This is an optimization exercise on Yosys and OpenROAD, whose aim is small area, not a production implementation. In this exercise RTL edits were held to simulation tests only and were not proved equivalent to the original. Power and IR drop assume default switching activity.

## design.v

```verilog
module	square_object	(	
					input		logic	clk,
					input		logic	resetN,
					input 	logic signed	[10:0] pixelX, 
					input 	logic signed	[10:0] pixelY,
					input 	logic signed	[10:0] topLeftX,  
					input 	logic	signed [10:0] topLeftY,    
					output 	logic	[10:0] offsetX, 
					output 	logic	[10:0] offsetY,
					output	logic	drawingRequest,  
					output	logic	[7:0]	 RGBout  
);
parameter  int OBJECT_WIDTH_X = 100;
parameter  int OBJECT_HEIGHT_Y = 100;
parameter  logic [7:0] OBJECT_COLOR = 8'h03 ; 
localparam logic [7:0] TRANSPARENT_ENCODING = 8'hFF ; 
int rightX ;  
int bottomY ;
logic insideBracket ; 
assign rightX	= (topLeftX + OBJECT_WIDTH_X);
assign bottomY	= (topLeftY + OBJECT_HEIGHT_Y);
assign	insideBracket  = 	 ( (pixelX  >= topLeftX) &&  (pixelX < rightX)  
						   && (pixelY  >= topLeftY) &&  (pixelY < bottomY) )  ;  
always_ff@(posedge clk or negedge resetN)
begin
	if(!resetN) begin
		RGBout			<=	8'b0;
		drawingRequest	<=	1'b0;
	end
	else begin 
	      RGBout <= TRANSPARENT_ENCODING ;  
			drawingRequest <= 1'b0 ; 
			offsetX	<= 0;  
			offsetY	<= 0;  
		if (insideBracket)  
		begin 
			RGBout  <= OBJECT_COLOR ;	 
			drawingRequest <= 1'b1 ;
			offsetX	<= (pixelX - topLeftX);  
			offsetY	<= (pixelY - topLeftY);
		end 
	end
end 
endmodule 
module bomb
	(
	input logic clk, 
	input logic resetN,   
	input logic OneSecPulse, 
	input logic startOfFrame,
	input logic drop_bomb_key,
	input logic [10:0] player_topLeftX,
	input logic [10:0] player_topLeftY,
	output logic signed 	[10:0] topLeftX,  
	output logic signed	[10:0] topLeftY,   
	output logic blast
   );
   enum logic [2:0] {s_idle, s_run, s_explode} SMbomb;
	logic [2:0] timer;
	logic bomb_flag;
	logic [10:0] player_topLeftX_MSB;
	logic [10:0] player_topLeftY_MSB;
always_ff @(posedge clk or negedge resetN)
   begin
   if ( !resetN ) begin  
		SMbomb <= s_idle;
		bomb_flag <= 0;
		timer <= 3;
		blast <= 0;
		topLeftX <= 640;
		topLeftY <= 480;
		end 
	else begin case (SMbomb)  
			s_idle: begin
				if (drop_bomb_key && !bomb_flag) begin
					topLeftX <= player_topLeftX_MSB;
					topLeftY <= player_topLeftY_MSB;
					bomb_flag <= 1;
					SMbomb <= s_run; 
				end
			end  
			s_run: begin
				if (!timer) begin
					timer <= 3;
					SMbomb <= s_explode;
					blast <= 1;
					end
				else if (OneSecPulse)
					timer <= timer - 1; 
			end  
			s_explode: begin
				blast <= 0;
				bomb_flag <= 0;
				SMbomb <= s_idle;
				topLeftX <= 640;
				topLeftY <= 480;
			end 	
			default : begin   
					SMbomb <= s_idle;  
			 end  
		endcase
		end
	end  
	assign player_topLeftX_MSB[10:5] = player_topLeftX[10:5] ; 
	assign player_topLeftY_MSB[10:5] = player_topLeftY[10:5] ;
	assign player_topLeftX_MSB[4:0] = 5'd15 ;  
	assign player_topLeftY_MSB[4:0] = 5'd16 ;  
endmodule
module blast
	(
	input logic clk, 
	input logic resetN,   
	input logic OneSecPulse, 
	input logic startOfFrame,
	input logic blast,
	input logic [10:0] bomb_topLeftX,
	input logic [10:0] bomb_topLeftY,
	output logic signed 	[10:0] topLeftX,  
	output logic signed	[10:0] topLeftY,   
	output logic explode
   );
   enum logic [2:0] {s_idle, s_explode} SMblast;
always_ff @(posedge clk or negedge resetN)
   begin
   if ( !resetN ) begin  
		SMblast <= s_idle;
		topLeftX <= 640;
		topLeftY <= 480;
		explode <= 0;
		end 
	else begin case (SMblast)  
			s_idle: begin
					topLeftX <= 640;
					topLeftY <= 480;
				if (blast) begin
					topLeftX <= bomb_topLeftX - 64;			 
					topLeftY <= bomb_topLeftY - 64;
					SMblast <= s_explode;
					explode <= 1;
				end
			end  
			s_explode: begin
				if (OneSecPulse) begin
					SMblast <= s_idle;
					topLeftX <= 640;
					topLeftY <= 480;
					explode <= 0;
				end
			end 	
			  default : begin   
					SMblast <= s_idle;  
			 end  
		endcase
		end
	end  
endmodule
module	bombBitMap	(	
					input	logic	clk,
					input	logic	resetN,
					input logic	[10:0] offsetX, 
					input logic	[10:0] offsetY,
					input	logic	InsideRectangle,  
					output	logic	drawingRequest,  
					output	logic	[7:0] RGBout   
 ) ;
localparam  int OBJECT_NUMBER_OF_Y_BITS = 5;   
localparam  int OBJECT_NUMBER_OF_X_BITS = 5;   
localparam logic [7:0] TRANSPARENT_ENCODING = 8'hff; 
logic [0:31] [0:31] [7:0] object_colors;
assign object_colors = {
	{8'hff,8'hff,8'hff,8'hff,8'hff,8'hff,8'hff,8'he0,8'hff,8'hff,8'hff,8'hff,8'hff,8'hff,8'hff,8'hff,8'hff,8'hff,8'hff,8'hff,8'hff,8'hff,8'hff,8'hff,8'hff,8'hff,8'hff,8'hff,8'hff,8'hff,8'hff,8'hff},
	{8'hff,8'hff,8'hff,8'hff,8'hff,8'he4,8'he4,8'he4,8'hff,8'hff,8'hff,8'hff,8'hff,8'hff,8'hff,8'hff,8'hff,8'hff,8'hff,8'hff,8'hff,8'hff,8'hff,8'hff,8'hff,8'hff,8'hff,8'hff,8'hff,8'hff,8'hff,8'hff},
	{8'hff,8'hff,8'hff,8'hff,8'hff,8'he4,8'hf0,8'he4,8'hed,8'hff,8'hff,8'hff,8'hff,8'hff,8'hff,8'hff,8'hff,8'hff,8'hff,8'hff,8'hff,8'hff,8'hff,8'hff,8'hff,8'hff,8'hff,8'hff,8'hff,8'hff,8'hff,8'hff},
	{8'hff,8'hff,8'hff,8'hff,8'hff,8'he4,8'hf8,8'hf8,8'hf4,8'hf0,8'hff,8'hff,8'hff,8'hff,8'hff,8'hff,8'hff,8'hff,8'hff,8'hff,8'hff,8'hff,8'hff,8'hff,8'hff,8'hff,8'hff,8'hff,8'hff,8'hff,8'hff,8'hff},
	{8'hff,8'hff,8'hff,8'hff,8'hff,8'he4,8'hf0,8'hfd,8'hfd,8'hf0,8'he4,8'hff,8'hff,8'hff,8'hff,8'hff,8'hff,8'hff,8'hff,8'hff,8'hff,8'hff,8'hff,8'hff,8'hff,8'hff,8'hff,8'hff,8'hff,8'hff,8'hff,8'hff},
	{8'hff,8'hff,8'hff,8'hff,8'hff,8'h00,8'hd1,8'hd1,8'hf8,8'he4,8'hff,8'hff,8'hff,8'hff,8'hff,8'hff,8'hff,8'hff,8'hff,8'hff,8'hff,8'hff,8'hff,8'hff,8'hff,8'hff,8'hff,8'hff,8'hff,8'hff,8'hff,8'hff},
	{8'hff,8'hff,8'hff,8'hff,8'h00,8'hd1,8'h8c,8'h00,8'he0,8'hff,8'hff,8'hff,8'hff,8'hff,8'hff,8'hff,8'hff,8'hff,8'hff,8'hff,8'hff,8'hff,8'hff,8'hff,8'hff,8'hff,8'hff,8'hff,8'hff,8'hff,8'hff,8'hff},
	{8'hff,8'hff,8'hff,8'hff,8'h00,8'h8c,8'hff,8'hff,8'hff,8'hff,8'hff,8'hff,8'h00,8'h00,8'h00,8'hff,8'hff,8'hff,8'hff,8'hff,8'hff,8'hff,8'hff,8'hff,8'hff,8'hff,8'hff,8'hff,8'hff,8'hff,8'hff,8'hff},
	{8'hff,8'hff,8'hff,8'hff,8'h8c,8'h8c,8'hda,8'hff,8'hff,8'hff,8'h00,8'hed,8'he4,8'he4,8'hed,8'h00,8'hff,8'hff,8'hff,8'hff,8'hff,8'hff,8'hff,8'hff,8'hff,8'hff,8'hff,8'hff,8'hff,8'hff,8'hff,8'hff},
	{8'hff,8'hff,8'hff,8'hff,8'h00,8'hac,8'h00,8'hed,8'hed,8'h00,8'he4,8'hc4,8'hc4,8'hed,8'hc4,8'hc4,8'h00,8'hff,8'hff,8'hff,8'hff,8'hff,8'hff,8'hff,8'hff,8'hff,8'hff,8'hff,8'hff,8'hff,8'hff,8'hff},
	{8'hff,8'hff,8'hff,8'hff,8'hff,8'hd5,8'h8c,8'h00,8'hed,8'hed,8'hed,8'hed,8'hc4,8'he4,8'he4,8'hc4,8'hc4,8'h00,8'hff,8'hff,8'hff,8'hff,8'hff,8'hff,8'hff,8'hff,8'hff,8'hff,8'hff,8'hff,8'hff,8'hff},
	{8'hff,8'hff,8'hff,8'hff,8'hed,8'hc4,8'hb1,8'h8c,8'h00,8'h00,8'hed,8'hf1,8'h00,8'hc4,8'he4,8'he4,8'hc4,8'hc4,8'h00,8'hff,8'hff,8'hff,8'hff,8'hff,8'hff,8'hff,8'hff,8'hff,8'hff,8'hff,8'hff,8'hff},
	{8'hff,8'hff,8'hff,8'hff,8'h00,8'h20,8'hc4,8'h00,8'hd1,8'h00,8'he4,8'hf1,8'hc4,8'h00,8'hc4,8'he4,8'he4,8'hc4,8'hc4,8'h00,8'hff,8'hff,8'hff,8'hff,8'hff,8'hff,8'hff,8'hff,8'hff,8'hff,8'hff,8'hff},
	{8'hff,8'hff,8'h00,8'h00,8'he4,8'hed,8'h00,8'hed,8'h00,8'he4,8'hf1,8'hc4,8'hc4,8'hc4,8'h00,8'hc4,8'he4,8'he4,8'he4,8'hc4,8'h00,8'h00,8'h24,8'hff,8'hff,8'hff,8'hff,8'hff,8'hff,8'hff,8'hff,8'hff},
	{8'hff,8'h00,8'hed,8'hc4,8'hc4,8'hf1,8'hf1,8'he4,8'hf1,8'hc4,8'he4,8'he4,8'he4,8'hc4,8'hc4,8'h00,8'hc4,8'he4,8'he4,8'he4,8'h64,8'hac,8'h00,8'h00,8'hff,8'hff,8'hff,8'hff,8'hff,8'hff,8'hff,8'hff},
	{8'h00,8'hf1,8'he4,8'hc4,8'hc4,8'hc4,8'h00,8'he4,8'hf1,8'hf1,8'he4,8'he4,8'he4,8'he4,8'hc4,8'hc4,8'h00,8'hc4,8'hc0,8'h00,8'hac,8'h64,8'h8c,8'h00,8'hff,8'hff,8'hff,8'hff,8'hff,8'hff,8'hff,8'hff},
	{8'hff,8'h00,8'hc4,8'hc4,8'he4,8'he4,8'hc4,8'h00,8'he4,8'hf1,8'hf1,8'he4,8'he4,8'he4,8'he4,8'hc4,8'hc4,8'h00,8'h20,8'h84,8'h00,8'h84,8'hac,8'h80,8'h00,8'hff,8'hff,8'hff,8'hff,8'hff,8'hff,8'hff},
	{8'hff,8'hff,8'h00,8'he4,8'hf1,8'hed,8'he4,8'hc4,8'h00,8'he4,8'hed,8'hf1,8'hed,8'he4,8'he4,8'he4,8'hc4,8'h00,8'hac,8'h00,8'h84,8'hac,8'hc0,8'hc0,8'hc4,8'h00,8'hff,8'hff,8'hff,8'hff,8'hff,8'hff},
	{8'hff,8'hff,8'hff,8'h00,8'he4,8'hed,8'hf1,8'he4,8'hc4,8'h00,8'he4,8'he4,8'hf1,8'hf1,8'he4,8'h00,8'h8c,8'hd1,8'h20,8'h84,8'hb0,8'h00,8'he4,8'he4,8'hc4,8'hc4,8'h00,8'hff,8'hff,8'hff,8'hff,8'hff},
	{8'hff,8'hff,8'hff,8'hff,8'h00,8'he4,8'he4,8'hf1,8'he4,8'hc4,8'h00,8'he4,8'he4,8'hf1,8'h00,8'hd1,8'h8c,8'h00,8'hd1,8'h84,8'h00,8'h00,8'hc4,8'he4,8'he4,8'hc4,8'hc4,8'h00,8'hff,8'hff,8'hff,8'hff},
	{8'hff,8'hff,8'hff,8'hff,8'hff,8'h00,8'hc0,8'he4,8'hf1,8'he4,8'hc4,8'h00,8'h00,8'hd1,8'h8c,8'h00,8'hd1,8'h8c,8'h00,8'he4,8'hc4,8'hc4,8'h00,8'hc4,8'he4,8'he4,8'hc4,8'hc4,8'h00,8'hff,8'hff,8'hff},
	{8'hff,8'hff,8'hff,8'hff,8'hff,8'hff,8'h00,8'h00,8'h00,8'h00,8'h00,8'hd1,8'hd1,8'h8c,8'h00,8'h8c,8'h8c,8'h00,8'he4,8'he4,8'he4,8'hc4,8'hc4,8'h00,8'hc4,8'he4,8'he4,8'he4,8'hc4,8'h00,8'hff,8'hff},
	{8'hff,8'hff,8'hff,8'hff,8'hff,8'hff,8'h00,8'hd1,8'h8c,8'hd1,8'h8c,8'h00,8'hd1,8'h8c,8'hb0,8'h00,8'hf1,8'hf1,8'he4,8'he4,8'he4,8'he4,8'hc4,8'hc4,8'h00,8'hc4,8'he4,8'he4,8'he4,8'hc4,8'h00,8'hff},
	{8'hff,8'hff,8'hff,8'hff,8'hff,8'hff,8'hff,8'h00,8'h00,8'hd1,8'hb0,8'h8c,8'h00,8'h00,8'hc4,8'h00,8'he4,8'hf1,8'hf1,8'he4,8'he4,8'he4,8'he4,8'hc4,8'hc4,8'h00,8'hc4,8'he4,8'he4,8'he4,8'hc4,8'hff},
	{8'hff,8'hff,8'hff,8'hff,8'hff,8'hff,8'hff,8'hff,8'h00,8'h00,8'h00,8'he4,8'hf1,8'he4,8'he4,8'hc4,8'h00,8'he4,8'hf1,8'hf1,8'he4,8'he4,8'he4,8'he4,8'hc4,8'hc4,8'h00,8'hc4,8'hc4,8'hc4,8'h00,8'hff},
	{8'hff,8'hff,8'hff,8'hff,8'hff,8'hff,8'hff,8'hff,8'hff,8'hff,8'hff,8'h00,8'he4,8'hf1,8'hed,8'he4,8'hc4,8'h00,8'he4,8'hf1,8'hf1,8'he4,8'he4,8'he4,8'he4,8'hc4,8'hc4,8'h00,8'h00,8'h24,8'hff,8'hff},
	{8'hff,8'hff,8'hff,8'hff,8'hff,8'hff,8'hff,8'hff,8'hff,8'hff,8'hff,8'hff,8'h00,8'he4,8'hf1,8'hf1,8'he4,8'hc4,8'h00,8'he4,8'hed,8'hf1,8'hed,8'he4,8'he4,8'he4,8'hc4,8'hc4,8'ha0,8'hff,8'hff,8'hff},
	{8'hff,8'hff,8'hff,8'hff,8'hff,8'hff,8'hff,8'hff,8'hff,8'hff,8'hff,8'hff,8'hff,8'h00,8'he4,8'he4,8'hf1,8'he4,8'hc4,8'h00,8'he4,8'he4,8'hf1,8'hf1,8'he4,8'he4,8'he4,8'hc4,8'h00,8'hff,8'hff,8'hff},
	{8'hff,8'hff,8'hff,8'hff,8'hff,8'hff,8'hff,8'hff,8'hff,8'hff,8'hff,8'hff,8'hff,8'hff,8'h00,8'he4,8'he4,8'hf1,8'he4,8'hc4,8'h80,8'h60,8'he4,8'hf1,8'hf1,8'he4,8'h60,8'h00,8'hff,8'hff,8'hff,8'hff},
	{8'hff,8'hff,8'hff,8'hff,8'hff,8'hff,8'hff,8'hff,8'hff,8'hff,8'hff,8'hff,8'hff,8'hff,8'hff,8'h00,8'h20,8'he4,8'hf1,8'he4,8'hc4,8'hc4,8'h00,8'he4,8'he4,8'h00,8'hff,8'hff,8'hff,8'hff,8'hff,8'hff},
	{8'hff,8'hff,8'hff,8'hff,8'hff,8'hff,8'hff,8'hff,8'hff,8'hff,8'hff,8'hff,8'hff,8'hff,8'hff,8'hff,8'h24,8'h00,8'he4,8'hed,8'h00,8'h00,8'hff,8'h00,8'h00,8'hff,8'hff,8'hff,8'hff,8'hff,8'hff,8'hff},
	{8'hff,8'hff,8'hff,8'hff,8'hff,8'hff,8'hff,8'hff,8'hff,8'hff,8'hff,8'hff,8'hff,8'hff,8'hff,8'hff,8'hff,8'hff,8'h00,8'h00,8'hff,8'hff,8'hff,8'hff,8'hff,8'hff,8'hff,8'hff,8'hff,8'hff,8'hff,8'hff}};
always_ff@(posedge clk or negedge resetN)
begin
	if(!resetN) begin
		RGBout <=	8'h00;
	end
	else begin
		RGBout <= TRANSPARENT_ENCODING ;  
		if (InsideRectangle == 1'b1 ) 
		begin  
			RGBout <= object_colors[offsetY][offsetX];
		end  	
	end
end
assign drawingRequest = (RGBout != TRANSPARENT_ENCODING ) ? 1'b1 : 1'b0 ;  
endmodule
module	blastMatrixBitMap	(	
					input	logic	clk,
					input	logic	resetN,
					input logic	[10:0] offsetX, 
					input logic	[10:0] offsetY,
					input	logic	InsideRectangle,  
					input logic [2:0] blast_num,
					input logic blast,
					output	logic	drawingRequest,  
					output	logic	[7:0] RGBout   
 ) ;
localparam logic [7:0] TRANSPARENT_ENCODING = 8'hFF ; 
localparam  int TILE_NUMBER_OF_X_BITS = 5;   
localparam  int TILE_NUMBER_OF_Y_BITS = 5;   
localparam  int MAZE_NUMBER_OF__X_BITS = 4;   
localparam  int MAZE_NUMBER_OF__Y_BITS = 3;   
localparam  int TILE_WIDTH_X = 1 << TILE_NUMBER_OF_X_BITS ;
localparam  int TILE_HEIGHT_Y = 1 <<  TILE_NUMBER_OF_Y_BITS ;
localparam  int MAZE_WIDTH_X = 1 << MAZE_NUMBER_OF__X_BITS ;
localparam  int MAZE_HEIGHT_Y = 1 << MAZE_NUMBER_OF__Y_BITS ;
 logic [10:0] offsetX_LSB  ;
 logic [10:0] offsetY_LSB  ; 
 logic [10:0] offsetX_MSB ;
 logic [10:0] offsetY_MSB  ;
 logic [2:0] blast_num_D;
 assign offsetX_LSB  = offsetX[(TILE_NUMBER_OF_X_BITS-1):0] ;  
 assign offsetY_LSB  = offsetY[(TILE_NUMBER_OF_Y_BITS-1):0] ;  
 assign offsetX_MSB  = offsetX[(TILE_NUMBER_OF_X_BITS + MAZE_NUMBER_OF__X_BITS -1 ):TILE_NUMBER_OF_X_BITS] ;  
 assign offsetY_MSB  = offsetY[(TILE_NUMBER_OF_Y_BITS + MAZE_NUMBER_OF__Y_BITS -1 ):TILE_NUMBER_OF_Y_BITS] ;  
logic [0:2] [0:4] [0:4] [1:0] MazeBitMapMask;
logic [149:0] MazeBitMapMask_flat;       
logic [7:0]   MazeBitMapMask_index;      
assign MazeBitMapMask_flat  = MazeBitMapMask;
assign MazeBitMapMask_index = blast_num_D * 8'd25 + offsetY_MSB[7:0] * 8'd5 + offsetX_MSB[7:0];
localparam logic [149:0] MazeDefaultBitMapMask = {
	{{2'b0, 2'b0, 2'b0, 2'b0, 2'b0},
	  {2'b0, 2'b0, 2'b1, 2'b0, 2'b0},
	  {2'b0, 2'b1, 2'b1, 2'b1, 2'b0},			 
	  {2'b0, 2'b0, 2'b1, 2'b0, 2'b0},
	  {2'b0, 2'b0, 2'b0, 2'b0, 2'b0}},
	{{2'b0, 2'b0, 2'b0, 2'b0, 2'b0},
	  {2'b0, 2'b0, 2'b1, 2'b0, 2'b0},
	  {2'b0, 2'b0, 2'b1, 2'b0, 2'b0},			 
	  {2'b0, 2'b0, 2'b1, 2'b0, 2'b0},
	  {2'b0, 2'b0, 2'b0, 2'b0, 2'b0}},
	{{2'b0, 2'b0, 2'b0, 2'b0, 2'b0},
	  {2'b0, 2'b0, 2'b0, 2'b0, 2'b0},
	  {2'b0, 2'b1, 2'b1, 2'b1, 2'b0},			 
	  {2'b0, 2'b0, 2'b0, 2'b0, 2'b0},
	  {2'b0, 2'b0, 2'b0, 2'b0, 2'b0}}};
logic [0:TILE_HEIGHT_Y-1] [0:TILE_WIDTH_X-1] [7:0] object_colors;
assign object_colors = {
	{8'hFF,8'hFF,8'hFF,8'hFF,8'hFF,8'hFF,8'hFF,8'hFF,8'hFF,8'hFF,8'hFF,8'hFF,8'hFF,8'hFF,8'hFF,8'hFF,8'hFF,8'hFF,8'hFF,8'hFF,8'hFF,8'hFF,8'hFF,8'hFF,8'hFF,8'hFF,8'hFF,8'hFF,8'hFF,8'hFF,8'hFF,8'hFF},
	{8'hFF,8'hFF,8'hFF,8'hFF,8'hFF,8'hFF,8'hFF,8'hFF,8'hFF,8'hFF,8'hFF,8'hFF,8'hFF,8'hFF,8'hFF,8'h64,8'h64,8'hFF,8'hFF,8'hFF,8'hFF,8'hFF,8'hFF,8'hFF,8'hFF,8'hFF,8'hFF,8'hFF,8'hFF,8'hFF,8'hFF,8'hFF},
	{8'hFF,8'hFF,8'hFF,8'hFF,8'hFF,8'hFF,8'hFF,8'hFF,8'hFF,8'hFF,8'hFF,8'hFF,8'hFF,8'hFF,8'hFF,8'hac,8'hac,8'hFF,8'hFF,8'hFF,8'hFF,8'hFF,8'hFF,8'hFF,8'hFF,8'hFF,8'hFF,8'hFF,8'hFF,8'hFF,8'hFF,8'hFF},
	{8'hFF,8'hFF,8'hFF,8'hFF,8'hFF,8'hFF,8'hFF,8'hFF,8'hFF,8'hFF,8'hc4,8'hFF,8'hFF,8'h84,8'hFF,8'h64,8'h64,8'hFF,8'hFF,8'hFF,8'hFF,8'hFF,8'hFF,8'hFF,8'hFF,8'hFF,8'hFF,8'hFF,8'hFF,8'hFF,8'hFF,8'hFF},
	{8'hFF,8'hFF,8'hFF,8'hFF,8'hFF,8'hFF,8'hFF,8'hFF,8'hFF,8'hFF,8'he4,8'he4,8'ha0,8'hFF,8'h64,8'hFF,8'h84,8'hFF,8'he4,8'hFF,8'hFF,8'h64,8'hFF,8'hFF,8'hFF,8'hFF,8'hFF,8'hFF,8'hFF,8'hFF,8'hFF,8'hFF},
	{8'hFF,8'hFF,8'hFF,8'hFF,8'hFF,8'hFF,8'h64,8'hFF,8'hFF,8'hFF,8'he4,8'hf4,8'he4,8'he4,8'hac,8'hac,8'h64,8'h64,8'he4,8'hf4,8'hac,8'hFF,8'hFF,8'hFF,8'hFF,8'h64,8'hFF,8'hFF,8'hFF,8'hFF,8'hFF,8'hFF},
	{8'hFF,8'hFF,8'hFF,8'hFF,8'hFF,8'h20,8'hac,8'h64,8'hac,8'hFF,8'hFF,8'hf4,8'hf8,8'hf4,8'hf4,8'h64,8'he4,8'he4,8'hf4,8'hfd,8'h64,8'hFF,8'hFF,8'hac,8'h64,8'hac,8'h8c,8'hFF,8'hFF,8'hFF,8'hFF,8'hFF},
	{8'hFF,8'hFF,8'hFF,8'hFF,8'hFF,8'hFF,8'hac,8'h64,8'h84,8'h64,8'h64,8'hac,8'hfe,8'hf8,8'hf0,8'he4,8'he4,8'he4,8'hf4,8'hfd,8'hac,8'h64,8'h64,8'h64,8'h64,8'hac,8'hFF,8'hFF,8'hFF,8'hFF,8'hFF,8'hFF},
	{8'hFF,8'hFF,8'hFF,8'hFF,8'hFF,8'hFF,8'hac,8'h8c,8'hac,8'h64,8'he4,8'hf0,8'hfd,8'hf4,8'hfd,8'hf4,8'he4,8'hfc,8'hfd,8'hf0,8'he4,8'he4,8'h64,8'h64,8'hac,8'hac,8'hFF,8'hFF,8'hFF,8'hFF,8'hFF,8'hFF},
	{8'hFF,8'he4,8'hFF,8'hFF,8'hFF,8'hFF,8'hFF,8'h64,8'h64,8'hac,8'hac,8'he4,8'he4,8'hf4,8'hfd,8'hfd,8'hf4,8'hfd,8'hf0,8'hf4,8'he4,8'hac,8'h64,8'hac,8'h64,8'hFF,8'hFF,8'hFF,8'hFF,8'hFF,8'hFF,8'hFF},
	{8'hFF,8'hFF,8'hf4,8'he4,8'hec,8'h64,8'h84,8'h64,8'he4,8'h84,8'h64,8'he4,8'hf4,8'hfd,8'hfd,8'hfd,8'hfe,8'he4,8'hfc,8'hf4,8'h64,8'hac,8'he4,8'he4,8'h64,8'hFF,8'he4,8'he4,8'hFF,8'hFF,8'hFF,8'hFF},
	{8'hFF,8'hFF,8'hFF,8'hFF,8'hFF,8'hf4,8'he4,8'hf4,8'ha4,8'hf4,8'h64,8'h64,8'hfd,8'he4,8'hf8,8'hf0,8'hf8,8'hec,8'hf4,8'hfd,8'h64,8'he4,8'he4,8'hf0,8'hf4,8'hfd,8'hec,8'hFF,8'hFF,8'hFF,8'hFF,8'hFF},
	{8'hFF,8'hFF,8'hFF,8'hFF,8'he4,8'hf4,8'hf4,8'hfe,8'hfe,8'hf4,8'hf4,8'hfd,8'hf4,8'he4,8'hec,8'hf4,8'hec,8'hfc,8'hfd,8'hf8,8'hfd,8'he4,8'h64,8'hfe,8'hfe,8'hf8,8'ha4,8'he4,8'hFF,8'hFF,8'hFF,8'hFF},
	{8'hFF,8'hFF,8'hFF,8'h64,8'h64,8'h64,8'he4,8'hf4,8'hfd,8'hf4,8'hf4,8'hf4,8'hfe,8'hfc,8'hfd,8'hfc,8'hfc,8'hfc,8'hfc,8'he4,8'he4,8'hfd,8'hf8,8'hf0,8'hfc,8'he4,8'he4,8'hFF,8'h84,8'hFF,8'hFF,8'hFF},
	{8'hFF,8'hFF,8'hFF,8'hFF,8'hFF,8'h84,8'h64,8'he4,8'hec,8'hfc,8'he4,8'hf4,8'hfc,8'hf4,8'hfe,8'hfd,8'hfd,8'hfd,8'hfd,8'hf0,8'hf8,8'hfe,8'hfe,8'hfe,8'he4,8'he4,8'h64,8'h84,8'hFF,8'hFF,8'hFF,8'hFF},
	{8'hFF,8'h64,8'hac,8'h64,8'h64,8'h64,8'he4,8'he4,8'hf0,8'hf4,8'hfe,8'hfc,8'hf0,8'hfc,8'hfd,8'hfd,8'hfd,8'hfc,8'hfc,8'hf0,8'hec,8'hfc,8'hfe,8'hfc,8'he4,8'h84,8'he4,8'h64,8'h64,8'hac,8'hac,8'hFF},
	{8'hFF,8'h8c,8'hac,8'h64,8'h64,8'he4,8'h84,8'he4,8'hf0,8'hfe,8'hfc,8'hec,8'hf4,8'hfc,8'hfc,8'hfd,8'hfd,8'hfd,8'hfc,8'hf4,8'hfd,8'hfe,8'hf4,8'hf0,8'he4,8'he4,8'h64,8'h64,8'h64,8'hac,8'h8c,8'hFF},
	{8'hFF,8'hFF,8'h20,8'hFF,8'h64,8'h64,8'he4,8'he4,8'hfe,8'hfd,8'hfe,8'hf4,8'hf4,8'hfd,8'hfd,8'hfe,8'hfc,8'hfd,8'hfc,8'hfd,8'hf4,8'he4,8'hfc,8'he4,8'he4,8'h84,8'h64,8'hFF,8'hFF,8'hFF,8'hFF,8'hFF},
	{8'hFF,8'hFF,8'hFF,8'h64,8'hFF,8'he4,8'he4,8'hf8,8'hf4,8'hf8,8'hfe,8'he4,8'he4,8'hfc,8'hfc,8'hfc,8'hfc,8'hf8,8'hfc,8'hfd,8'hf4,8'hf8,8'hf8,8'hfc,8'hf4,8'hec,8'h84,8'h64,8'h64,8'hFF,8'hFF,8'hFF},
	{8'hFF,8'hFF,8'hFF,8'hFF,8'he4,8'ha4,8'hf8,8'hfd,8'hfe,8'h64,8'he4,8'hfd,8'hf8,8'hfe,8'hfc,8'hec,8'hf0,8'he4,8'he4,8'hf4,8'hfe,8'hf4,8'hf4,8'hfe,8'hfe,8'hf4,8'hf4,8'he4,8'hFF,8'hFF,8'hFF,8'hFF},
	{8'hFF,8'hFF,8'hFF,8'hFF,8'hFF,8'he4,8'hfd,8'hf4,8'hac,8'he4,8'he4,8'h64,8'hfd,8'hf4,8'hec,8'hf8,8'hf0,8'hf4,8'he4,8'hfd,8'h64,8'h64,8'hf4,8'he4,8'hf4,8'he4,8'hf4,8'hc4,8'hFF,8'hFF,8'hFF,8'hFF},
	{8'hFF,8'hFF,8'hFF,8'hFF,8'ha4,8'he4,8'hFF,8'h64,8'he4,8'he4,8'hac,8'h64,8'hf4,8'hf8,8'he4,8'hfd,8'hfd,8'hfe,8'hfe,8'hf4,8'he4,8'h64,8'hc4,8'he4,8'h64,8'h64,8'h64,8'he4,8'he4,8'hFF,8'hFF,8'hFF},
	{8'hFF,8'hFF,8'hFF,8'hFF,8'hFF,8'hFF,8'hFF,8'h64,8'h84,8'h64,8'hcc,8'he4,8'hf4,8'hf0,8'hfd,8'hf4,8'hfd,8'hfe,8'hf4,8'he4,8'he4,8'hac,8'h8c,8'h64,8'h64,8'hFF,8'hFF,8'hFF,8'hFF,8'hFF,8'ha4,8'hFF},
	{8'hFF,8'hFF,8'hFF,8'hFF,8'hFF,8'hFF,8'hac,8'hac,8'h84,8'h64,8'he4,8'he4,8'hf0,8'hfd,8'hfc,8'he4,8'hf4,8'hfe,8'hf8,8'hfd,8'hf4,8'he4,8'h84,8'h64,8'h64,8'hac,8'hFF,8'hFF,8'hFF,8'hFF,8'hFF,8'hFF},
	{8'hFF,8'hFF,8'hFF,8'hFF,8'hFF,8'hFF,8'h84,8'h64,8'hac,8'h64,8'h64,8'h8c,8'hfd,8'hf4,8'he4,8'hec,8'he4,8'he4,8'hf8,8'hfe,8'he4,8'h64,8'h64,8'h64,8'h64,8'hac,8'hFF,8'hFF,8'hFF,8'hFF,8'hFF,8'hFF},
	{8'hFF,8'hFF,8'hFF,8'hFF,8'hFF,8'h20,8'hac,8'hac,8'hac,8'hFF,8'hFF,8'h64,8'hfd,8'hf4,8'he4,8'he4,8'h64,8'hf4,8'hf4,8'hf8,8'hf4,8'hFF,8'hFF,8'hac,8'h84,8'h84,8'h8c,8'hFF,8'hFF,8'hFF,8'hFF,8'hFF},
	{8'hFF,8'hFF,8'hFF,8'hFF,8'hFF,8'hFF,8'h64,8'hFF,8'hFF,8'hFF,8'hFF,8'h84,8'hf4,8'he4,8'h64,8'h64,8'hac,8'h84,8'he4,8'he4,8'hf8,8'hc4,8'hFF,8'hFF,8'hFF,8'h8c,8'h20,8'hFF,8'hFF,8'hFF,8'hFF,8'hFF},
	{8'hFF,8'hFF,8'hFF,8'hFF,8'hFF,8'hFF,8'hFF,8'hFF,8'hFF,8'hFF,8'h64,8'hFF,8'hFF,8'he4,8'hFF,8'h84,8'hFF,8'h64,8'hFF,8'he4,8'he4,8'he4,8'hFF,8'hFF,8'hFF,8'hFF,8'hFF,8'hFF,8'hFF,8'hFF,8'hFF,8'hFF},
	{8'hFF,8'hFF,8'hFF,8'hFF,8'hFF,8'hFF,8'hFF,8'hFF,8'hFF,8'hFF,8'hFF,8'hFF,8'hFF,8'hFF,8'hFF,8'h64,8'h84,8'hFF,8'h64,8'hFF,8'hFF,8'ha4,8'hFF,8'hFF,8'hFF,8'hFF,8'hFF,8'hFF,8'hFF,8'hFF,8'hFF,8'hFF},
	{8'hFF,8'hFF,8'hFF,8'hFF,8'hFF,8'hFF,8'hFF,8'hFF,8'hFF,8'hFF,8'hFF,8'hFF,8'hFF,8'hFF,8'hFF,8'hac,8'hac,8'hFF,8'hFF,8'hFF,8'hFF,8'hFF,8'hFF,8'hFF,8'hFF,8'hFF,8'hFF,8'hFF,8'hFF,8'hFF,8'hFF,8'hFF},
	{8'hFF,8'hFF,8'hFF,8'hFF,8'hFF,8'hFF,8'hFF,8'hFF,8'hFF,8'hFF,8'hFF,8'hFF,8'hFF,8'hFF,8'hFF,8'h64,8'h84,8'hFF,8'hFF,8'hFF,8'hFF,8'hFF,8'h60,8'hFF,8'hFF,8'hFF,8'hFF,8'hFF,8'hFF,8'hFF,8'hFF,8'hFF},
	{8'hFF,8'hFF,8'hFF,8'hFF,8'hFF,8'hFF,8'hFF,8'hFF,8'hFF,8'hFF,8'hFF,8'hFF,8'hFF,8'hFF,8'hFF,8'hFF,8'hFF,8'hFF,8'hFF,8'hFF,8'hFF,8'hFF,8'hFF,8'hFF,8'hFF,8'hFF,8'hFF,8'hFF,8'hFF,8'hFF,8'hFF,8'hFF}};
always_ff@(posedge clk or negedge resetN)
begin
	if(!resetN) begin
		RGBout <=	8'h00;
		MazeBitMapMask  <=  MazeDefaultBitMapMask ;   
		blast_num_D <= 0;
	end
	else begin
		RGBout <= TRANSPARENT_ENCODING ;  
		if (!blast)
			blast_num_D <= blast_num;		 
		if (InsideRectangle == 1'b1 )	
			begin 
		   	case (MazeBitMapMask_flat[149 - 2*MazeBitMapMask_index -: 2])
					 1'b0 : RGBout <= TRANSPARENT_ENCODING ;
					 1'b1 : RGBout <= object_colors[offsetY_LSB][offsetX_LSB];  
				default:  RGBout <= TRANSPARENT_ENCODING ; 
				endcase
			end 
	end 
end
assign drawingRequest = (RGBout != TRANSPARENT_ENCODING ) ? 1'b1 : 1'b0 ;  
endmodule
module Bomb_Block_T (
    input  logic        clk,
    input  logic        resetN,
    input  logic [10:0] pixelX,
    input  logic [10:0] pixelY,
    input  logic        drop_bomb_key,
    input  logic        OneSecPulse,
    input  logic        startOfFrame,
    input  logic [10:0] player_topLeftX,
    input  logic [10:0] player_topLeftY,
    input  logic [2:0]  blast_num,
    output logic [7:0]  bombRGB,
    output logic        bombDR,
    output logic        blastDR,
    output logic [7:0]  blastRGB,
    output logic        blast,
    output logic        explode
);
logic [10:0] bomb_topLeftX;
logic [10:0] bomb_topLeftY;
logic [10:0] blast_topLeftX;
logic [10:0] blast_topLeftY;
logic [10:0] bomb_offsetX;
logic [10:0] bomb_offsetY;
logic        bomb_inside;
logic [7:0]  bomb_sq_RGB;
logic [10:0] blast_offsetX;
logic [10:0] blast_offsetY;
logic        blast_inside;
logic [7:0]  blast_sq_RGB;
bomb inst (
    .clk(clk),
    .resetN(resetN),
    .OneSecPulse(OneSecPulse),
    .startOfFrame(startOfFrame),
    .drop_bomb_key(drop_bomb_key),
    .player_topLeftX(player_topLeftX),
    .player_topLeftY(player_topLeftY),
    .topLeftX(bomb_topLeftX),
    .topLeftY(bomb_topLeftY),
    .blast(blast)
);
square_object #(
    .OBJECT_WIDTH_X(32),
    .OBJECT_HEIGHT_Y(32),
    .OBJECT_COLOR(8'b11111100)
) inst6 (
    .clk(clk),
    .resetN(resetN),
    .pixelX(pixelX),
    .pixelY(pixelY),
    .topLeftX(bomb_topLeftX),
    .topLeftY(bomb_topLeftY),
    .offsetX(bomb_offsetX),
    .offsetY(bomb_offsetY),
    .drawingRequest(bomb_inside),
    .RGBout(bomb_sq_RGB)
);
bombBitMap inst1 (
    .clk(clk),
    .resetN(resetN),
    .offsetX(bomb_offsetX),
    .offsetY(bomb_offsetY),
    .InsideRectangle(bomb_inside),
    .drawingRequest(bombDR),
    .RGBout(bombRGB)
);
blast inst4 (
    .clk(clk),
    .resetN(resetN),
    .OneSecPulse(OneSecPulse),
    .startOfFrame(startOfFrame),
    .blast(blast),
    .bomb_topLeftX(bomb_topLeftX),
    .bomb_topLeftY(bomb_topLeftY),
    .topLeftX(blast_topLeftX),
    .topLeftY(blast_topLeftY),
    .explode(explode)
);
square_object #(
    .OBJECT_WIDTH_X(160),
    .OBJECT_HEIGHT_Y(160),
    .OBJECT_COLOR(8'b11111100)
) inst7 (
    .clk(clk),
    .resetN(resetN),
    .pixelX(pixelX),
    .pixelY(pixelY),
    .topLeftX(blast_topLeftX),
    .topLeftY(blast_topLeftY),
    .offsetX(blast_offsetX),
    .offsetY(blast_offsetY),
    .drawingRequest(blast_inside),
    .RGBout(blast_sq_RGB)
);
blastMatrixBitMap inst10 (
    .clk(clk),
    .resetN(resetN),
    .offsetX(blast_offsetX),
    .offsetY(blast_offsetY),
    .InsideRectangle(blast_inside),
    .blast_num(blast_num),
    .blast(explode),
    .drawingRequest(blastDR),
    .RGBout(blastRGB)
);
endmodule
module bomb_system (
    input logic clk,
    input logic resetN,
    input logic OneSecPulse,
    input logic startOfFrame,
    input logic drop_bomb_key,
    input logic [10:0] player_topLeftX,
    input logic [10:0] player_topLeftY,
    input logic [10:0] pixelX,
    input logic [10:0] pixelY,
	 input logic [2:0] blast_num,
	 input logic inc_bomb,
	 input logic score_reset,
    output logic bomb_DR,
    output logic [7:0] bomb_RGB,
	 output logic blast_DR,
    output logic [7:0] blast_RGB,
    output logic blast,
	 output logic [3:0] bombs_left,
	 output logic explosion
);
logic [2:0] bomb_drop_key_array;		 
parameter  logic [3:0] starting_bombs = 4'b0001 ; 
logic flag;		 
logic [2:0] bomb_active;		 
logic [2:0] blasts_this_cycle;		 
logic bomb1_blast;  
logic bomb2_blast;  
logic bomb3_blast;
logic bomb1_DR;  
logic bomb2_DR;  
logic bomb3_DR;
logic [7:0] bomb1_RGB;  
logic [7:0] bomb2_RGB;  
logic [7:0] bomb3_RGB; 
logic blast1_DR;  
logic blast2_DR;  
logic blast3_DR;
logic [7:0] blast1_RGB;  
logic [7:0] blast2_RGB;  
logic [7:0] blast3_RGB;
logic explode1;
logic explode2;
logic explode3;
    always_ff @(posedge clk or negedge resetN) begin
        if (!resetN) begin
            bomb_drop_key_array <= 3'b000;
				bomb_active <= 3'b000;
				bombs_left <= starting_bombs;
				flag <= 0;
        end else begin
            bomb_drop_key_array <= 3'b000;
        if (drop_bomb_key && bombs_left && !flag) begin
            flag <= 1;
			if (!bomb_active[0]) begin
				bomb_drop_key_array[0] <= 1'b1;
			   bomb_active[0] <= 1'b1;
			end else if (!bomb_active[1]) begin
			   bomb_drop_key_array[1] <= 1'b1;
			   bomb_active[1] <= 1'b1;
			end else if (!bomb_active[2]) begin
			   bomb_drop_key_array[2] <= 1'b1;
			   bomb_active[2] <= 1'b1;
			end
            bombs_left <= bombs_left - 1;  	 
        end
			if (!drop_bomb_key)
				flag <= 0;
			if (bombs_left < 4'b0011 && inc_bomb)		 
				bombs_left <= bombs_left + 1;
          if (blasts_this_cycle > 0) begin		 
            if (bomb1_blast) bomb_active[0] <= 1'b0;
            if (bomb2_blast) bomb_active[1] <= 1'b0;
            if (bomb3_blast) bomb_active[2] <= 1'b0;
				bombs_left <= bombs_left + blasts_this_cycle;
          end
			 if (bombs_left > 4'b0011)
				bombs_left <= 4'b0011;
				if (score_reset) begin				 
					bomb_drop_key_array <= 3'b000;
					bomb_active <= 3'b000;
					bombs_left <= starting_bombs;
					flag <= 0;
				end 
        end
    end
    assign blasts_this_cycle = (bomb1_blast ? 3'd1 : 3'd0)
                              + (bomb2_blast ? 3'd1 : 3'd0)
                              + (bomb3_blast ? 3'd1 : 3'd0);
Bomb_Block_T Bomb_Block_T_inst1
(
	.clk(clk) ,	 
	.resetN(resetN) ,	 
	.pixelX(pixelX) ,	 
	.pixelY(pixelY) ,	 
	.drop_bomb_key(bomb_drop_key_array[0]) ,	 
	.OneSecPulse(OneSecPulse) ,	 
	.startOfFrame(startOfFrame) ,	 
	.player_topLeftX(player_topLeftX) ,	 
	.player_topLeftY(player_topLeftY) ,	 
	.blast_num(blast_num) ,	 
	.bombRGB(bomb1_RGB) ,	 
	.bombDR(bomb1_DR) ,	 
	.blastDR(blast1_DR) ,	 
	.blastRGB(blast1_RGB) ,	 
	.blast(bomb1_blast), 	 
	.explode(explode1)
);
Bomb_Block_T Bomb_Block_T_inst2
(
	.clk(clk) ,	 
	.resetN(resetN) ,	 
	.pixelX(pixelX) ,	 
	.pixelY(pixelY) ,	 
	.drop_bomb_key(bomb_drop_key_array[1]) ,	 
	.OneSecPulse(OneSecPulse) ,	 
	.startOfFrame(startOfFrame) ,	 
	.player_topLeftX(player_topLeftX) ,	 
	.player_topLeftY(player_topLeftY) ,	 
	.blast_num(blast_num) ,	 
	.bombRGB(bomb2_RGB) ,	 
	.bombDR(bomb2_DR) ,	 
	.blastDR(blast2_DR) ,	 
	.blastRGB(blast2_RGB) ,	 
	.blast(bomb2_blast), 	 
	.explode(explode2)
);
Bomb_Block_T Bomb_Block_T_inst3
(
	.clk(clk) ,	 
	.resetN(resetN) ,	 
	.pixelX(pixelX) ,	 
	.pixelY(pixelY) ,	 
	.drop_bomb_key(bomb_drop_key_array[2]) ,	 
	.OneSecPulse(OneSecPulse) ,	 
	.startOfFrame(startOfFrame) ,	 
	.player_topLeftX(player_topLeftX) ,	 
	.player_topLeftY(player_topLeftY) ,	 
	.blast_num(blast_num) ,	 
	.bombRGB(bomb3_RGB) ,	 
	.bombDR(bomb3_DR) ,	 
	.blastDR(blast3_DR) ,	 
	.blastRGB(blast3_RGB) ,	 
	.blast(bomb3_blast), 	 
	.explode(explode3)
);
always_comb begin
    if (bomb1_DR) begin
        bomb_DR = 1'b1;
        bomb_RGB = bomb1_RGB;
        blast_DR = 1'b0;
        blast_RGB = 8'h00;
    end else if (blast1_DR) begin
        bomb_DR = 1'b0;
        bomb_RGB = 8'h00;
        blast_DR = 1'b1;
        blast_RGB = blast1_RGB;
    end else if (bomb2_DR) begin
        bomb_DR = 1'b1;
        bomb_RGB = bomb2_RGB;
        blast_DR = 1'b0;
        blast_RGB = 8'h00;
    end else if (blast2_DR) begin
        bomb_DR = 1'b0;
        bomb_RGB = 8'h00;
        blast_DR = 1'b1;
        blast_RGB = blast2_RGB;
    end else if (bomb3_DR) begin
        bomb_DR = 1'b1;
        bomb_RGB = bomb3_RGB;
        blast_DR = 1'b0;
        blast_RGB = 8'h00;
    end else if (blast3_DR) begin
        bomb_DR = 1'b0;
        bomb_RGB = 8'h00;
        blast_DR = 1'b1;
        blast_RGB = blast3_RGB;
    end else begin
        bomb_DR = 1'b0;
        blast_DR = 1'b0;
        bomb_RGB = 8'h00;
        blast_RGB = 8'h00;
    end
end
    assign blast = bomb1_blast || bomb2_blast || bomb3_blast;
	 assign explosion = explode1 || explode2 || explode3 ;
endmodule
```

## run.sh

```bash
#!/bin/bash
# synth_recipe.tcl (not shown) runs the flow's synth.tcl, then flattens the netlist and writes it again
# the make line also repeats each setting of config.mk as NAME=value (left out here)
make -C /OpenROAD-flow-scripts/flow DESIGN_CONFIG=/design/flow/config.mk WORK_HOME=/design/flow/orfs CLKGATE_MAP_FILE= SYNTH_SCRIPT=/design/flow/synth_recipe.tcl finish
```

## config.mk

```make
export PLATFORM = sky130hd
export DESIGN_NAME = bomb_system
export DESIGN_NICKNAME = bomb_system
export VERILOG_FILES = /design/flow/design.v
export SDC_FILE = /design/flow/constraint.sdc
export NUM_CORES = 8
export LEC_CHECK = 0
export CAP_MARGIN = 20
export CORE_MARGIN = 2
export CORE_UTILIZATION = 40
export SLEW_MARGIN = 20
```

## constraint.sdc

```tcl
create_clock -name core_clock -period 10.0 [get_ports {clk}]
set_input_delay 2.0000 -clock core_clock [delete_from_list [all_inputs] [get_ports {clk}]]
set_output_delay 2.0000 -clock core_clock [all_outputs]
set_load 0.01 [all_outputs]
```

Fig. 1: routing congestion map
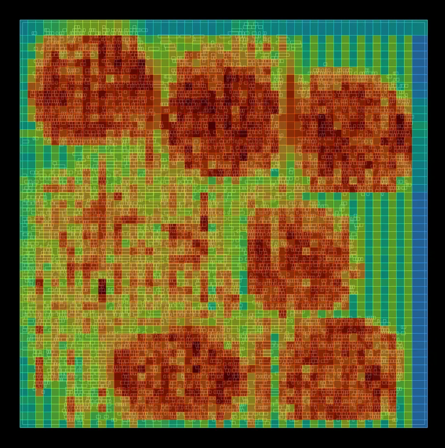
met3 Usage GRT: 12.0%
met1 usage: 49.7%
GRT Resource Usage Total: 37.0%

Fig. 2: signal wires on met2
Scale: 1.5 px per um.
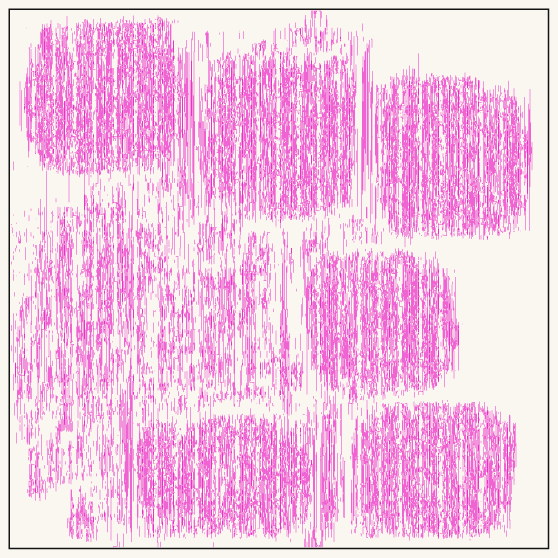
main direction: vertical
share of all routed wire: 40%
wire length on this layer: 99.6 mm
nets with wire on the layer: 5871
longest straight run: 117 um
Post-Route WL: 251000 um
Via Count: 63200
global-route met2 utilization: 52.4%

Fig. 3: wiring by layer
Scale: 2 px per um. Two of the layers only.
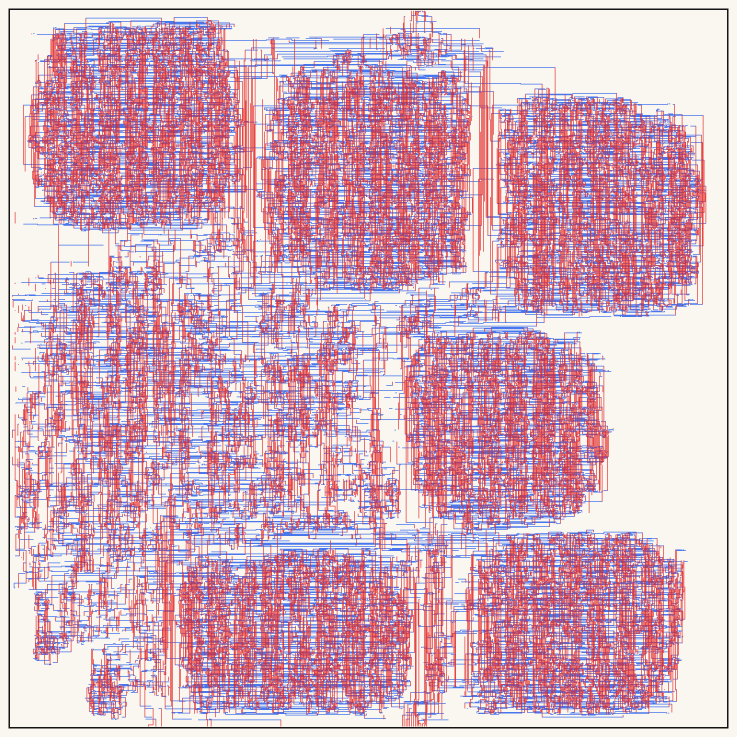
[M2] red | wire length: 99.6 mm
[M1] blue | wire length: 97.1 mm

==> metrics.md <==
| Metric | Value |
|---|---|
| Worst Setup End Kind | `output pin` |
| Number of synthesized flops with an enable pin | `around 110` |
| Combinational fraction of design power | `approximately 77%` |
| Number of synthesized register bits | `~280` |
| Regs by FF count | `Bomb_Block_T_inst1.inst6.offsetX (11), Bomb_Block_T_inst2.inst6.offsetX (11), Bomb_Block_T_inst3.inst6.offsetX (11)` |
| Placement row count | `130` |
| Setup Buffers After CTS | `0` |
| CTS Root Cell | `clkbuf_16` |
| TritonCTS buffer count | `36` |
| Top Consumer | `combinational cells` |
| Cell area after synthesis | `50300 um2` |
| Synthesized-area fraction occupied by ao, oa, aoi and oai cells | `between 30 and 40%` |
| Largest net degree at the start of global routing | `150` |
| P per Cell Area | `about 250 nW/um2` |
| DR vias/cell | `7.26` |
| Switching share of power | `56.4%` |
| Status | `no timing/DRC/antenna violations` |
| Combinational family with the most area after synthesis | `compound AO/OA/AOI/OAI gates` |
| Leading cell types in the layout, fill and taps excluded | `831 x a21oi_1, 762 x o21ai_0, 721 x nor2_1, 700 x nand2_1, 351 x ha_1` |
| Layout area overhead | `5.60%` |
| Clock Path Buffers | `3` |
| Net Switching | `roughly 7600 uW` |
| Cts hold-fix bufs | `0` |
| Top-area cell type share of the netlist area | `under 10%` |
| Worst EP required | `approximately 8 ns` |
| P_seq | `about 1800 uW` |
| Antenna-violating nets left | `0` |
| Fin nets | `about 7500` |
| Worst VDD drop | `approximately 0.00035 V` |
| GP Congestion | `around 1.1` |
| Setup TNS | `0 ns` |
| Combinational Power | `between 10000 and 15000 uW` |
| Internal power | `5860 uW` |
| Hold depth | `1` |
| Final core occ | `42.4%` |
| Max-Cap Viols | `0` |
| Initial antenna violation count | `12` |
| CP max stage delay | `0.87 ns` |
| IO buf count | `66` |
| Placeable Area | `125000 um2` |
| Async SR Flop Fraction | `slightly above 60%` |
| Die W | `~360 um` |
| Non-Filler Instances | `roughly 8700` |
| Multiplexer share of the synthesized area | `1.52%` |
| Critical path depth | `9` |
| Fraction of layout cells with a size suffix above 1 | `under 10%` |
| Die Span Y | `~360 um` |
| Worst Clk Skew | `~0.045 ns` |
| Top delay family on crit path | `simple AND/OR/NAND/NOR gates` |
| Clk sinks | `roughly 280` |
| DRC | `0` |
| Final HPWL from detailed placement | `approximately 170000 um` |
| Synth unique cells | `95` |
| Slowest CP cell | `nor2b_1` |
| Worst slew margin relative to its limit | `between 10% and 20%` |
| Fin crit share | `around 60%` |
| Final setup violation count | `0` |
| Synth Area in XOR/XNOR | `between 3 and 4%` |
| Worst-margin pin slew | `between 1 and 1.5 ns` |
| Clock power share | `roughly a tenth` |
Fig. 4: close-up of the layout
Region (65, 244) to (115, 294) um. Cells in gray, sequential cells in the stronger gray; small squares are vias.
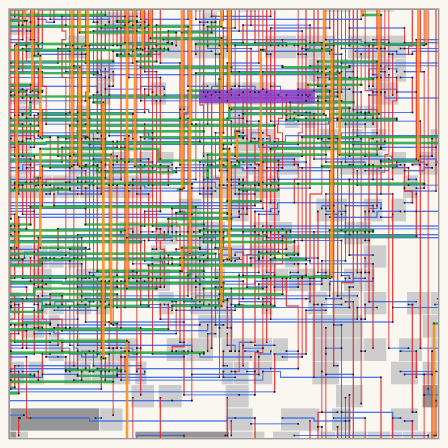
[M4] orange
[M2] red
[M1] blue
[M3] green
[M5] purple
cells with their middle in the window: 167
netlist names of flops here include: Bomb_Block_T_inst2.inst6.offsetX (1)
most frequent: o21ai_0 (25), a21oi_1 (23), nor2_1 (16)
sequential cells in the window: 1

Fig. 5: wires after detailed routing
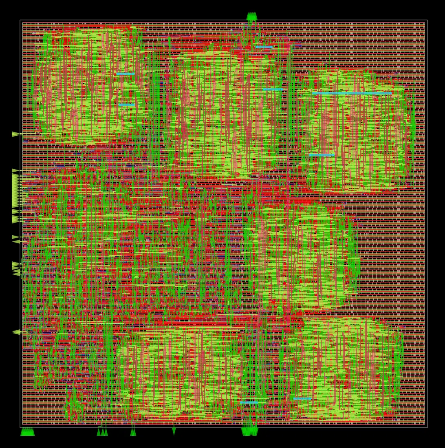
drt wl/cell: 28.8 um
met1 wire length: 97100 um
met3 WL post-DR: 36900 um

routing by layer:
| layer | routed length [um] | part of all wire, % | vias to the layer above |
|---|---|---|---|
| met4 | 17000 | 6.8 | 16 |
| met1 | 97100 | 39 | 29100 |
| li1 | - | - | 27100 |
| met5 | 170 | 0.068 | - |
| met3 | 36900 | 15 | 1397 |
| met2 | 99600 | 40 | 5629 |
final cells by class:
type,instances,area (um2)
repair buffers,260,2170
flip-flops and latches,278,7540
inverters,282,1060
well taps,1650,2060
diodes,2,5.00
clock buffers,50,1040
fillers,13100,72000
clock inverters,14,189
multi-input cells,6170,39000
path summary, 6_finish.rpt:
kind	startpoint	end
worst min-delay path	bomb_active[2]	bomb_drop_key_array[2]
worst min register to register	bomb_active[2]	bomb_drop_key_array[2]
min in group asynchronous	resetN	Bomb_Block_T_inst2.inst.topLeftY[10]
worst max register to register	Bomb_Block_T_inst1.inst7.offsetY[7]	Bomb_Block_T_inst1.inst10.RGBout[3]
max in group asynchronous	resetN	Bomb_Block_T_inst1.inst10.RGBout[0]
worst max-delay path	Bomb_Block_T_inst2.inst10.RGBout[7]	blast_RGB[6]

## what the ideal ports hide
The flow's constraints put no driver on any port. The routed layout listed below was extracted and timed again, unchanged, in two steps. Step 1, drivers: a clkbuf_16 drives clk and a buf_2 each remaining input, both assumed. Step 2 times the ports against the registers' clock, not the clock port: input delays grow and output delays shrink by t, the midpoint of the rising clock arrivals with the driver on. Three values: ideal, step 1, step 2; two values: the first two.
t, ns: 0.634
slack for setup (ns): 4.144 / 4.085 / 3.772
hold slack, ns: 0.446 / 0.446 / 0.446
latest minus earliest clock arrival (ns): 0.047 / 0.048
worst slew at a driven data input, ns: 0.05
After both steps setup and hold are still met in this run. For this run, drivers alone change the setup slack by -0.059 ns; drivers and shift together by -0.372 ns.
